From an optimization exercise on the open Yosys and OpenROAD flow, aimed at small area; shortcuts taken in it are not production practice. Function was checked by simulation only, so behaviour that the tests miss may differ from the original. Some runs may be left out. An edit can pass the tests and still lose a function that they never use.

--- design/flow/config.mk ---
export PLATFORM = sky130hd
export DESIGN_NAME = life_game
export DESIGN_NICKNAME = life_game
export VERILOG_FILES = /design/flow/design.v
export SDC_FILE = /design/flow/constraint.sdc
export NUM_CORES = 8
export LEC_CHECK = 0
export CAP_MARGIN = 40
export CORE_MARGIN = 2
export CORE_UTILIZATION = 40
export SLEW_MARGIN = 30
--- design/flow/constraint.sdc ---
create_clock -name core_clock -period 40.0 [get_ports {clock}]
set_input_delay 8.0000 -clock core_clock [delete_from_list [all_inputs] [get_ports {clock}]]
set_output_delay 8.0000 -clock core_clock [all_outputs]
set_load 0.01 [all_outputs]
--- design/flow/design.v ---
`timescale 1ns / 1ps
module hsv_to_rgb(
	input [3:0] h,
	input [2:0] s,
	input [2:0] v,
	output [2:0] r,
	output [2:0] g,
	output [1:0] b
	);
	wire [2:0] max = v;
	wire [2:0] _temp = v * s / 7;
	wire [2:0] min = v - _temp;
	wire [2:0] mid = v - _temp / 2;
	wire [2:0] b_;
	assign r = h == 0 || h == 1 || h == 2 || h == 10 || h == 11 ? max :
			h == 3 || h == 9 ? mid :
			min;
	assign g = h == 2 || h == 3 || h == 4 || h == 5 || h == 6 ? max :
			h == 1 || h == 7 ? mid :
			min;
	assign b_ = h == 6 || h == 7 || h == 8 || h == 9 || h == 10 ? max :
			h == 5 || h == 11 ? mid :
			min;
	assign b = b_ / 2;
endmodule
`timescale 1ns / 1ps
module color_generator(
	input [4:0] x_index,
	input [4:0] y_index,
	output [7:0] color
	);
	wire [3:0] h;
	wire [2:0] s;
	assign h = x_index * 12 / 32;
	assign s = y_index / 6 + 4;
	hsv_to_rgb hsv_to_rgb(h, s, 3'b111, color[7:5], color[4:2], color[1:0]);
endmodule
`timescale 1ns / 1ps
module color_circlizer(
	input [4:0] x_position,
	input [4:0] y_position,
   input [7:0] color_in,
   input [7:0] color_blank,
   output [7:0] color_out
   );
	parameter BLOCK_SIZE = 20;
	wire [3:0] x = x_position > BLOCK_SIZE / 2 ? x_position - BLOCK_SIZE / 2 : BLOCK_SIZE / 2 - x_position;
	wire [3:0] y = y_position > BLOCK_SIZE / 2 ? y_position - BLOCK_SIZE / 2 : BLOCK_SIZE / 2 - y_position;
	assign color_out = x * x + y * y < (BLOCK_SIZE / 2) * (BLOCK_SIZE / 2) ? color_in : color_blank;
endmodule
`timescale 1ns / 1ps
module life_game(
	input clock,
	input reset,
	input enable,
	input circlize,
	input pointer_ready,
	input [8:0] pointer_delta_x,
	input [8:0] pointer_delta_y,
	input pointer_select,
	input [9:0] x_position,
	input [8:0] y_position,
	input inside_video,
	output reg [7:0] color
	);
	parameter BLOCK_SIZE = 25;
	parameter BLOCK_COUNT_X = 640 / BLOCK_SIZE;
	parameter BLOCK_COUNT_Y = 480 / BLOCK_SIZE;
	parameter COLOR_POINTER = 8'b110_110_10;
	parameter COLOR_EMPTY = 8'b111_111_11;
	parameter COLOR_BLACK = 8'b000_000_00;
	reg [9:0] pointer_x;
	reg [8:0] pointer_y;
	wire [4:0] pointer_x_index;
	wire [4:0] pointer_y_index;
	wire pointer_select_on [0:BLOCK_COUNT_X - 1] [0:BLOCK_COUNT_Y - 1];
	reg map_0 [0:BLOCK_COUNT_X - 1] [0:BLOCK_COUNT_Y - 1];
	reg map_1 [0:BLOCK_COUNT_X - 1] [0:BLOCK_COUNT_Y - 1];
	reg map_index;
	wire [3:0] neighbor_count_0 [0:BLOCK_COUNT_X - 1] [0:BLOCK_COUNT_Y - 1];
	wire [3:0] neighbor_count_1 [0:BLOCK_COUNT_X - 1] [0:BLOCK_COUNT_Y - 1];
	wire [4:0] x_index;
	wire [4:0] y_index;
	wire block_current;
	wire [7:0] color_life;
	wire [7:0] color_empty;
	wire [7:0] color_block;
	wire [7:0] color_block_circlized;
	function initial_cell(input integer i, input integer j);
		initial_cell = (i == 1 && j == 0) || (i == 2 && j == 1) || (i == 0 && j == 2) || (i == 1 && j == 2) || (i == 2 && j == 2);
	endfunction
	always @(posedge clock) begin
		if (reset) begin
			pointer_x <= 320;
			pointer_y <= 240;
		end else if (pointer_ready) begin
			if (pointer_delta_x[8]) begin
				pointer_x <= pointer_x - pointer_delta_x[7:0];
			end else begin
				pointer_x <= pointer_x + pointer_delta_x[7:0];
			end
			if (pointer_delta_y[8]) begin
				pointer_y <= pointer_y - pointer_delta_y[7:0];
			end else begin
				pointer_y <= pointer_y + pointer_delta_y[7:0];
			end
		end
	end
	assign pointer_x_index = pointer_x / BLOCK_SIZE;
	assign pointer_y_index = pointer_y / BLOCK_SIZE;
	always @(posedge clock) begin
		if (reset) begin
			map_index <= 0;
		end else if (enable) begin
			map_index <= ~map_index;
		end
	end
genvar i, j;
generate
	for (i = 0; i < BLOCK_COUNT_X; i = i + 1) begin
		for (j = 0; j < BLOCK_COUNT_Y; j = j + 1) begin
	assign pointer_select_on[i][j] = i == pointer_x_index && j == pointer_y_index && pointer_select;
	assign neighbor_count_0[i][j] = map_0[(i - 1 + BLOCK_COUNT_X) % BLOCK_COUNT_X][(j - 1 + BLOCK_COUNT_Y) % BLOCK_COUNT_Y] + map_0[i][(j - 1 + BLOCK_COUNT_Y) % BLOCK_COUNT_Y] + map_0[(i + 1) % BLOCK_COUNT_X][(j - 1 + BLOCK_COUNT_Y) % BLOCK_COUNT_Y]
			+ map_0[(i - 1 + BLOCK_COUNT_X) % BLOCK_COUNT_X][j] + map_0[(i + 1) % BLOCK_COUNT_X][j]
			+ map_0[(i - 1 + BLOCK_COUNT_X) % BLOCK_COUNT_X][(j + 1) % BLOCK_COUNT_Y] + map_0[i][(j + 1) % BLOCK_COUNT_Y] + map_0[(i + 1) % BLOCK_COUNT_X][(j + 1) % BLOCK_COUNT_Y];
	assign neighbor_count_1[i][j] = map_1[(i - 1 + BLOCK_COUNT_X) % BLOCK_COUNT_X][(j - 1 + BLOCK_COUNT_Y) % BLOCK_COUNT_Y] + map_1[i][(j - 1 + BLOCK_COUNT_Y) % BLOCK_COUNT_Y] + map_1[(i + 1) % BLOCK_COUNT_X][(j - 1 + BLOCK_COUNT_Y) % BLOCK_COUNT_Y]
			+ map_1[(i - 1 + BLOCK_COUNT_X) % BLOCK_COUNT_X][j] + map_1[(i + 1) % BLOCK_COUNT_X][j]
			+ map_1[(i - 1 + BLOCK_COUNT_X) % BLOCK_COUNT_X][(j + 1) % BLOCK_COUNT_Y] + map_1[i][(j + 1) % BLOCK_COUNT_Y] + map_1[(i + 1) % BLOCK_COUNT_X][(j + 1) % BLOCK_COUNT_Y];
	always @(posedge clock) begin
		if (map_index == 0) begin
			map_0[i][j] <= pointer_select_on[i][j] ^ map_0[i][j];
			if (map_0[i][j]) begin
				map_1[i][j] <= neighbor_count_0[i][j] == 2 | neighbor_count_0[i][j] == 3;
			end else begin
				map_1[i][j] <= neighbor_count_0[i][j] == 3;
			end
		end else begin
			map_1[i][j] <= pointer_select_on[i][j] ^ map_1[i][j];
			if (map_1[i][j]) begin
				map_0[i][j] <= neighbor_count_1[i][j] == 2 | neighbor_count_1[i][j] == 3;
			end else begin
				map_0[i][j] <= neighbor_count_1[i][j] == 3;
			end
		end
		if (reset) begin
			map_0[i][j] <= initial_cell(i, j);
		end
	end
		end
	end
endgenerate
	assign x_index = x_position / BLOCK_SIZE;
	assign y_index = y_position / BLOCK_SIZE;
	assign block_current = x_index >= BLOCK_COUNT_X || y_index >= BLOCK_COUNT_Y ? 1'b0 :
			map_index == 0 ? map_0[x_index][y_index] : map_1[x_index][y_index];
	color_generator color_generator(x_index, y_index, color_life);
	assign color_empty = x_index == pointer_x_index && y_index == pointer_y_index ? COLOR_POINTER : COLOR_EMPTY;
	assign color_block = block_current ? color_life : color_empty;
	color_circlizer #(BLOCK_SIZE) color_circlizer (x_position - x_index * BLOCK_SIZE, y_position - y_index * BLOCK_SIZE, color_block, color_empty, color_block_circlized);
	always @(*) begin
		if (inside_video) begin
			if (x_position <= BLOCK_SIZE * BLOCK_COUNT_X) begin
				color = circlize ? color_block : color_block_circlized;
			end else begin
				color = COLOR_BLACK;
			end
		end else begin
			color = 0;
		end
	end
endmodule
--- design/flow/run.sh ---
#!/bin/bash
# synth_recipe.tcl (not shown) runs the flow's synth.tcl, then flattens the netlist and writes it again
# the make line also repeats each setting of config.mk as NAME=value (left out here)
make -C /OpenROAD-flow-scripts/flow DESIGN_CONFIG=/design/flow/config.mk WORK_HOME=/design/flow/orfs CLKGATE_MAP_FILE= SYNTH_SCRIPT=/design/flow/synth_recipe.tcl finish
Fig. 1: run 1, supply network
Drawn at 0.5 px/µm. Pins as bars on the die edge.
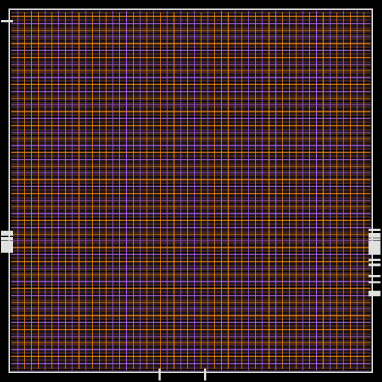
[orange] VDD
[purple] VSS
met1 rails: 265
met4 straps: 52
Core Region: 516000 µm²
Die X-Extent: 723 µm
Die H: 723 µm

Fig. 2: run 1, placement by cell class
Drawn at 1 px/µm. Fill, decap, tap and diode cells in gray.
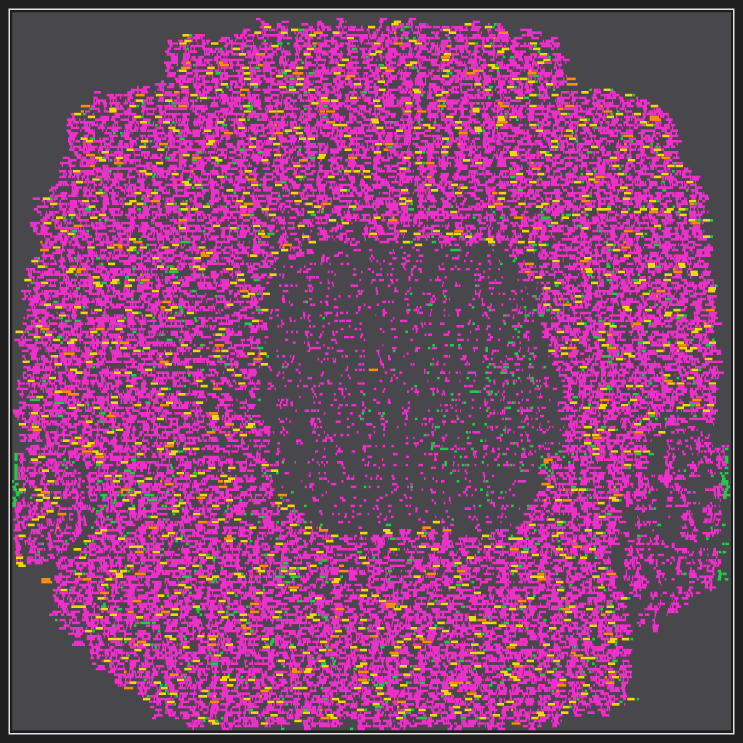
[magenta] combinational and other logic | cells: 20474 | share of their area: 85%
[green] remaining buffers and delay cells | cells: 933 | share of their area: 3.9%
[orange] clock drivers and dummy loads | cells: 294 | share of their area: 2.5%
[yellow] sequential cells | cells: 970 | share of their area: 8.9%
# rows: 264
Layout Utilization: 0.442

==> key figures, run 1 <==
Yosys
  • Mapped Cells: ~22000
  • Netlist area before placement: ~210000 µm²
  • Post-synthesis sequential element count: 970
  • Sequential-to-total area share from yosys stat: 0.0939
  • Post-synth cell types: roughly 120
  • Average size of a mapped cell: roughly 9.4 µm²

Die
  • Ports: 52
  • Die Area: 523000 µm²

Hold path
  • Worst Hold End: pointer_y[0]
  • Worst Hold Class: register to register
  • Hold depth: 2
  • Hold Crit Start: pointer_y[0]

Timing
  • RSZ-0062 raised after global routing: no
  • Least-Margin Pin Slew: ~1.1 ns
  • Worst rel slew slack: 0.287
  • Fin Hold WS: just over 0.5 ns
  • Final Max Tran Viols: 0

Global route
  • Number of antenna violations at the first check in global routing: approximately 220
  • Global-route wire length before repair: ~1400 mm

Route
  • 1st-iter DRT viols: about 20000
  • 1st-pass router iterations: 10
  • Via density per instance: slightly below 6
  • Detail Route Antenna Nets: 0

Critical path
  • RR Startpoint: pointer_y[5]
  • CP endpoint kind: output port
  • R2r endpoint: map_1[291]
  • Crit path DAT: approximately 26 ns

Layout
  • Layout cells sized above 1: 0.0625
  • Fin cells: about 30000
  • FILL cells: between 50000 and 60000

Clock tree
  • Post-CTS resize count: 0
  • Clock tree from TritonCTS: yes

Outcome
  • Status: finished clean

Flow run
  • Maxcap violations: 0

Placed design
  • Buffers on Ports: ~50
  • # placed instances: between 20000 and 30000
Fig. 3: run 1, clock wires, drivers and flops
Drawn at 1 px/µm.
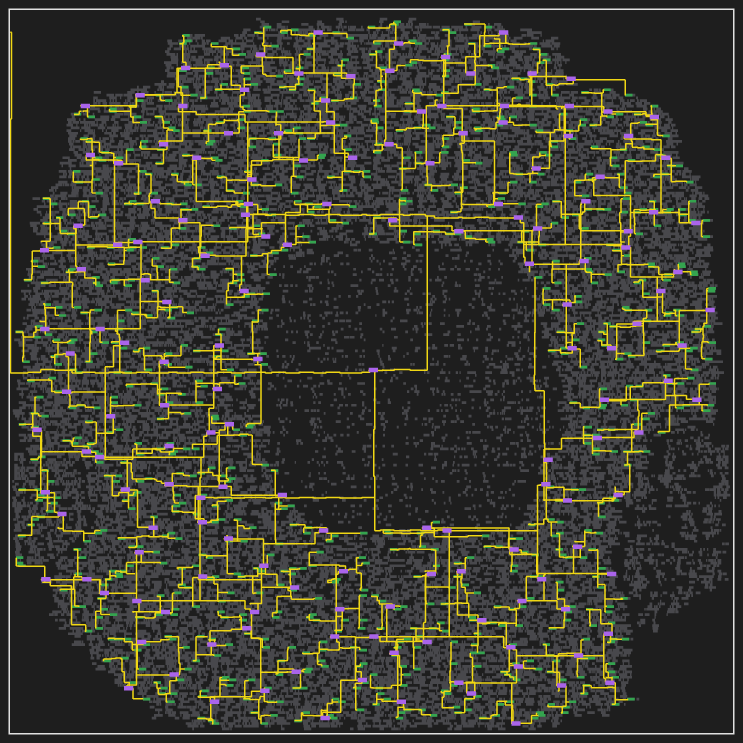
[purple] clock drivers | count: 165
[yellow] clock wires | length: 26.4 mm
[green] flip-flops | count: 970
routed clock nets: 166
worst skew pair latency: 0.98 ns
Worst Skew: 0.0727 ns

Fig. 4: run 1, wiring by layer
Drawn at 1 px/µm.
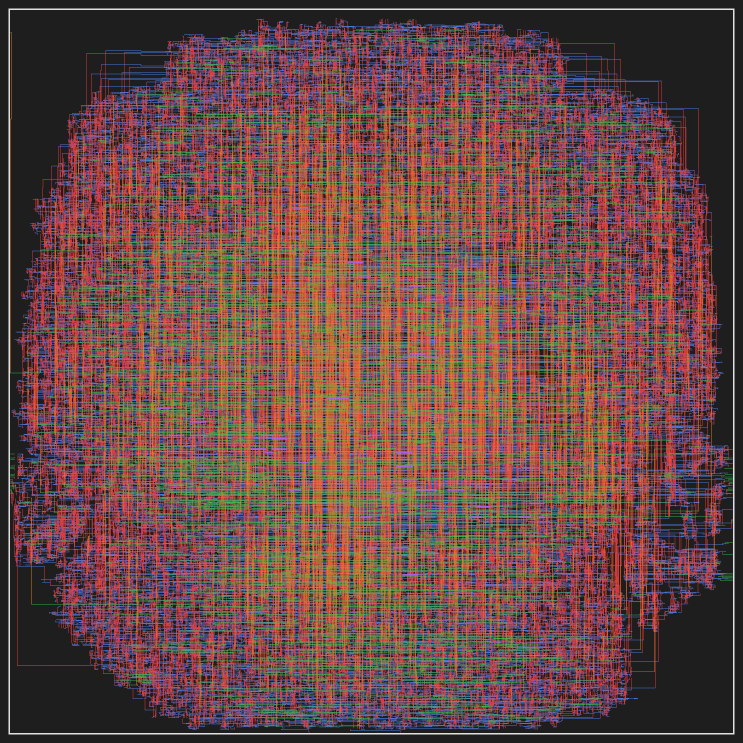
[green] metal 3 | wire length: 116 mm
[purple] metal 5 | wire length: 553 µm
[blue] metal 1 | wire length: 396 mm
[orange] metal 4 | wire length: 90.5 mm
[red] metal 2 | wire length: 422 mm
final wirelength: 1020 mm
vias: 176000
Routed wire per std cell: 34.5 µm
Total GRT Usage: 0.391

[run 1: through the flow]
| stage | setup slack (ns) | area [µm²] |
|---|---|---|
| 6_report | 6.09 | 228000 |
| 5_1_grt | 5.24 | 228000 |
| 4_1_cts | 6.67 | 228000 |
| 3_5_place_dp | 6.70 | 222000 |
| 3_3_place_gp | 5.97 | 220000 |
| 2_1_floorplan | 12.65 | 207000 |
[run 1: logic make-up after synthesis]
family	after synthesis	synth area share
buffers and inverters	5336	0.0973
adder cells (fa/ha/maj)	6774	0.548
AND/OR/NAND/NOR	2824	0.0651
multiplexers	34	0.00172
flip-flops	970	0.0939
AO/OA/AOI/OAI	4973	0.149
XOR/XNOR	1068	0.0453
[run 1: layout make-up]
| cell class | instances | area [µm²] | share of cell area |
|---|---|---|---|
| repair buffers | 933 | 8500 | 0.0372 |
| well taps | 6916 | 8650 | 0.0379 |
| clock inverters | 44 | 519 | 0.00227 |
| inverters | 4801 | 18000 | 0.0790 |
| flip-flops and latches | 970 | 19500 | 0.0853 |
| multi-input cells | 15700 | 168000 | 0.735 |
| diodes | 113 | 283 | 0.00124 |
| clock buffers | 250 | 4920 | 0.0216 |
[run 1: worst max-delay path by stage]
stage             startpoint       end  slack [ns]  depth (start not counted)
2_1_floorplan  x_position[7]  color[0]       12.65                         61
3_3_place_gp   x_position[6]  color[0]        5.97                         54
3_5_place_dp   x_position[6]  color[0]        6.70                         57
4_1_cts        x_position[6]  color[0]        6.67                         57
5_1_grt        x_position[6]  color[0]        5.24                         60
6_report       x_position[6]  color[0]        6.09                         60
[run 1: synthesized netlist by cell type, drive strengths merged, types with 56 or more instances]
cell type  instances  area (µm²)
a222oi            64         641
buf               81         400
o21ai           2094       10500
nand2            655        2460
nor4              63         394
a22o             153        1340
nand4             56         350
nor3             161         998
xor2              59         517
inv             4795       18000
dfxtp            970       19400
o211ai           112         855
fa              3809       76300
a22oi            187        1400
nor2             536        2110
a21oi           1136        5690
nand3           1143        5720
clkbuf           454        1700
xnor2           1009        8860
o2111ai          737        6460
ha              2957       37000
a31oi             59         369
o22ai            142         895
[run 1: cell usage in the layout, fill, tap and decap left out, drive strengths merged, types with 19 or more instances in the layout]
cell and n:
o22ai 142, a222oi 64, nor4 63, o21ai 2094, clkdlybuf4s50 50, mux2i 25
nor2 536, o211ai 112, ha 2957, buf 882, a31oi 59, xnor2 1009
a32oi 25, o311ai 19, a21o 26, and2 49, diode 113, xor2 59
clkinv 36, nand2b 27, and3 40, dfxtp 970, a22o 153, o2111ai 737
clkbuf 251, inv 4799, nor3 161, nand2 655, a211oi 27, a21oi 1136
fa 3809, nand3 1143, a22oi 187, nand4 56, nor2b 21
[run 1: routing by layer]
layer	track usage	vias to the layer above	routed length (µm)
met5	0	-	552
met4	0.282	84	90500
met3	0.118	2339	116000
met2	0.562	9560	422000
met1	0.497	89600	396000
li1	-	74800	-
[run 1: worst reg2reg max path, stage by stage (launching register included)]
cell and delay (ns):
dfxtp_1 0.43, or3_1 0.43, and2_1 0.20, ha_1 0.21, nor2b_1 0.16, a21boi_2 0.20, or2_1 0.13, buf_4 0.37
mux2_1 0.39, a221oi_2 0.37, o21a_1 0.19, buf_4 0.35, xnor2_1 0.25, inv_1 0.13, ha_1 0.22, or4_1 0.53
a311o_2 0.68, buf_4 0.41, o22a_1 0.28, a2111o_2 0.46, buf_4 0.31, buf_4 0.33, nand2b_2 0.57, buf_4 0.48
nor3_4 0.90, nand2_1 0.27, xnor2_1 0.19, a22o_1 0.20
[run 1: state kept, by name, indices dropped and copies added, names as in the netlist]
name,count
pointer_y,9
map_0,475
map_index,1
pointer_x,10
map_1,475
Fig. 5: run 1, clock routing
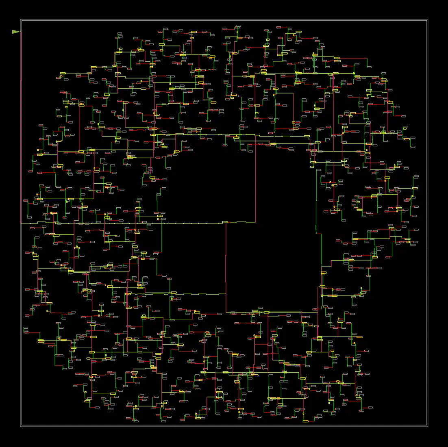

## Run 2: large edit since run 1, in outline
design/flow/design.v: 171 -> 2223 lines; modules unchanged: 0
  life_game: edited, 120 -> 2222 lines
  removed: hsv_to_rgb, color_generator, color_circlizer
--- a/design/flow/config.mk
+++ b/design/flow/config.mk
@@ -6,4 +6,5 @@
 export NUM_CORES = 8
 export LEC_CHECK = 0
+export ABC_AREA = 1
 export CAP_MARGIN = 40
 export CORE_MARGIN = 2
Fig. 6: run 2, clock routing
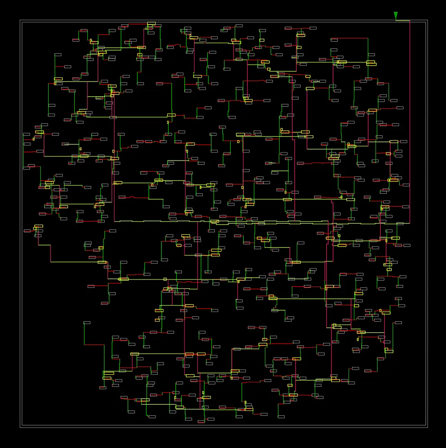
number of CTS-inserted buffers: 79
CLK BUF: 122
Worst Skew: 0.0290 ns
Sink Count: 494

Fig. 7: run 2, wiring by layer
Drawn at 1 px/µm.
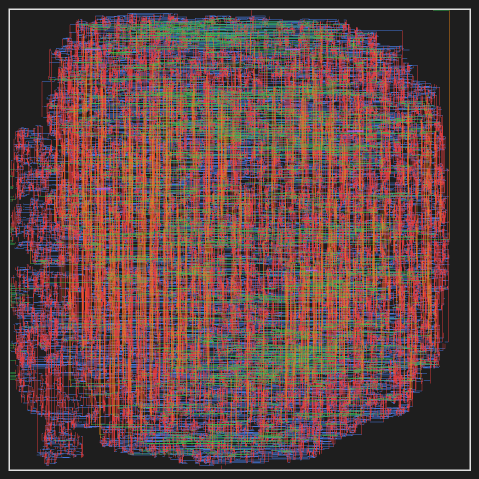
[orange] metal 4 | wire length: 28.9 mm
[red] metal 2 | wire length: 163 mm
[blue] metal 1 | wire length: 148 mm
[green] metal 3 | wire length: 42.5 mm
[purple] metal 5 | wire length: 66.2 µm
Routed wire per std cell: 25.5 µm
vias: 90700
Total GRT Usage: 0.354

Fig. 8: run 2, supply network
Drawn at 1 px/µm. Pins as bars on the die edge.
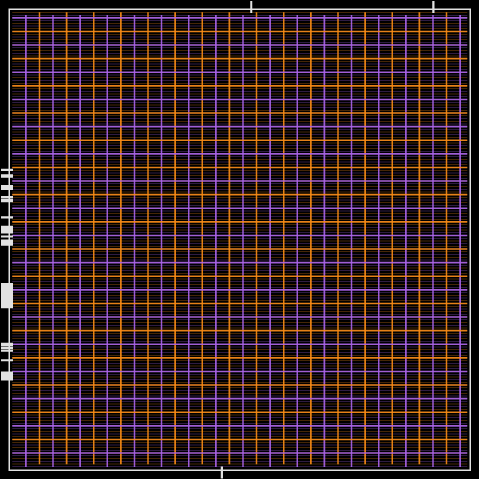
[purple] VSS
[orange] VDD
met5 straps: 33
met1 rails: 168
rows: 167
met4 straps: 33
Core Region: 207000 µm²
Die X-Extent: 459 µm
Die H: 459 µm

==> run 2 against run 1 <==
  * The layout now fails its checks (negative setup slack)
  * Critical path type unchanged
  * Sequential cell count shrank 476
  * Largest cell class unchanged
  * First-iteration DRC count shrank 48%
  * Register-to-register slack lost 0.62 ns
  * Design area shrank 59%
==> key figures, run 2 <==
Placed design
  • Post-DP Area: 89300 µm² (-60%)
  • # placed instances: 14800 (-49%)

Flow run
  • Maxcap violations: 0 (unchanged)

Layout
  • Design Area, Final: 93300 µm² (-59%)
  • Max reg flops: ~480
  • Reg with most FFs: cells
  • Most frequent cells in the layout: nand2_1 (2441), inv_1 (1568), nor2_1 (1302)
  • Commonest non-fill, non-tap cell in the layout: nand2_1
  • FILL cells: 20800 (-59%)
  • Layout cells sized above 1: 0.0745 (+0.0120)
  • Seq. cell area: 9890 µm² (-49%)
  • Largest regs: cells (475), pointer_x (10), pointer_y (9)
  • Fin cells: 15000 (-49%)

Critical path
  • Crit path DAT: 42.09 ns (+16.18 ns)
  • R2r endpoint: cells[140]
  • RR Startpoint: pointer_x[6]
  • CP endpoint kind: output port
  • Critical Path Start: x_position[0]
  • Setup slack, reg-to-reg: 29.65 ns
  • Number of cells on the critical path: 549 (+820%)
  • Worst setup path end: color[4]

Yosys
  • Cell accounting for the most synthesized area: fa_1
  • Synth top cells by count: nand2_1 (2470), inv_1 (1592), nor2_1 (1353)
  • Average size of a mapped cell: 6.94 µm² (-26%)
  • Cell with the most instances after synthesis: nand2_1
  • Sequential-to-total area share from yosys stat: 0.119 (+0.0253)
  • Post-synthesis sequential element count: 494 (-49%)
  • Post-synth cell types: 65 (-45%)
  • Post-synth top area share: 0.178 (-0.191)
  • Netlist area before placement: 82900 µm² (-60%)
  • Synth area leaders: fa_1 (18%), ha_1 (12%), dfxtp_1 (12%)
  • Mapped Cells: 11900 (-46%)

Die
  • # rows: 167 (-37%)
  • Ports: 52 (unchanged)
  • Die Area: 211000 µm² (-60%)

Timing
  • Final setup violation count: 8
  • Fin Hold WS: 0.511 ns (+0.00661 ns)
  • PnR worst setup slack: -10.09 ns (-16.18 ns)
  • Least-Margin Pin Slew: 0.985 ns (-0.0830 ns)
  • Final Max Tran Viols: 0 (unchanged)
  • RSZ-0062 raised after global routing: yes

Hold path
  • Worst Hold Class: register to register
  • Hold depth: 2 (unchanged)

Clock tree
  • Clock tree from TritonCTS: yes
  • Worst skew pair latency: 0.75 ns (-0.23 ns)

Outcome
  • Violated checks: negative setup slack
  • Status: complete, but fails checks

Route
  • Detail Route Antenna Nets: 0 (unchanged)
  • 1st-pass router iterations: 13 (+3)
  • Via density per instance: 6.03 (+1.5%)
  • 1st-iter DRT viols: 10300 (-48%)

Global route
  • Vias in the first global route: between 80000 and 90000
  • Number of antenna violations at the first check in global routing: 22 (-90%)
  • Global-route wire length before repair: 558 mm (-60%)
  • Largest net degree at the start of global routing: 120
run 2: cell count changes in the layout (fill, tap and decap cells not counted), moves of 591 or more:
cell / delta
ha_1: -2135
o2111ai_1: -591
o21ai_0: -1268
nor2_1: +808
fa_1: -3073
inv_1: -3216
xnor2_1: -864
nand2_1: +1794
run 2: tightest hold or removal path, delay by kind of cell, from the launching register on:
family	cells	cell delay [ns]
AO/OA/AOI/OAI	1	0.06
buffers and inverters	1	0.08
flip-flops	1	0.32
run 2: kinds of logic (layout without fill, tap and decap cells):
group,after synthesis,count (layout),synth area share
AOI/OAI and AO/OA,2345,2345,0.182
other,1,25,0.0000452
DFF,494,494,0.119
adders and majority gates,1561,1561,0.302
buffers and inverters,1978,2340,0.0897
xor gates and xnor gates,486,486,0.0513
and+or+nand+nor,5082,5082,0.255
run 2: metrics by stage:
stage / util / setup WS (ns)
after floorplan: - / -5.58
after global placement: 0.430 / -11.26
after detailed placement: 0.432 / -10.73
after CTS: 0.448 / -9.86
after global routing: 0.451 / -15.09
final: 0.451 / -10.09
run 2: worst min-delay path by stage:
stage,from,to,slack (ns)
6_report,pointer_x[9],pointer_x[9],0.51
5_1_grt,pointer_x[9],pointer_x[9],0.53
4_1_cts,pointer_x[9],pointer_x[9],0.52
3_5_place_dp,pointer_x[9],pointer_x[9],0.51
3_3_place_gp,pointer_x[9],pointer_x[9],0.49
2_1_floorplan,pointer_x[9],pointer_x[9],0.47
run 2: area by class of cell:
type | count | share of cell area
multi-input combinational | 9488 | 0.713
sequential | 494 | 0.106
inverter | 1652 | 0.0669
timing repair buffer | 543 | 0.0493
tap | 2704 | 0.0363
clock buffer | 122 | 0.0255
clock inverter | 23 | 0.00255
antenna | 11 | 0.000295
run 2: repair_timing:
item,in CTS,in global routing
resized for setup,128,103
setup buffers,67,15
endpoints found under the setup margin,8,8
pin swaps,53,77
run 2: metal layers:
layer / up-vias / track usage / wire, µm
li1: 41300 / - / -
met1: 43500 / 0.450 / 148000
met2: 4847 / 0.538 / 163000
met3: 965 / 0.0836 / 42500
met4: 10 / 0.231 / 28900
met5: - / 0 / 66

[afterwards: timing with drivers on the ports]
In the flow no input, the clock included, has a driving cell. The finished layouts below were timed again as built, in two steps. Step 1 assumes that a clkbuf_16 drives the clock port and a buf_2 every other input. Step 2 moves the port delays by t, midway between the first and last clock arrival at a register: inputs arrive t later, outputs are due t later. That takes back most of the time a late clock gives input paths. Three values: ideal ports, drivers, drivers and shift; two values: the first two.
run	shift t [ns]	slack for setup (ns)	hold WS [ns]	worst setup path at the end	worst slew at a driven data input, ns
run 1	1.068	6.087 / 6.062 / 6.062	0.504 / 0.504 / 0.504	input to output	0.10
run 2	0.839	-10.095 / -10.126 / -10.126	0.511 / 0.511 / 0.511	input to output	0.06
The setup slack of run 2, which loses most, moves by -0.031 ns with the drivers and by -0.031 ns with both steps.
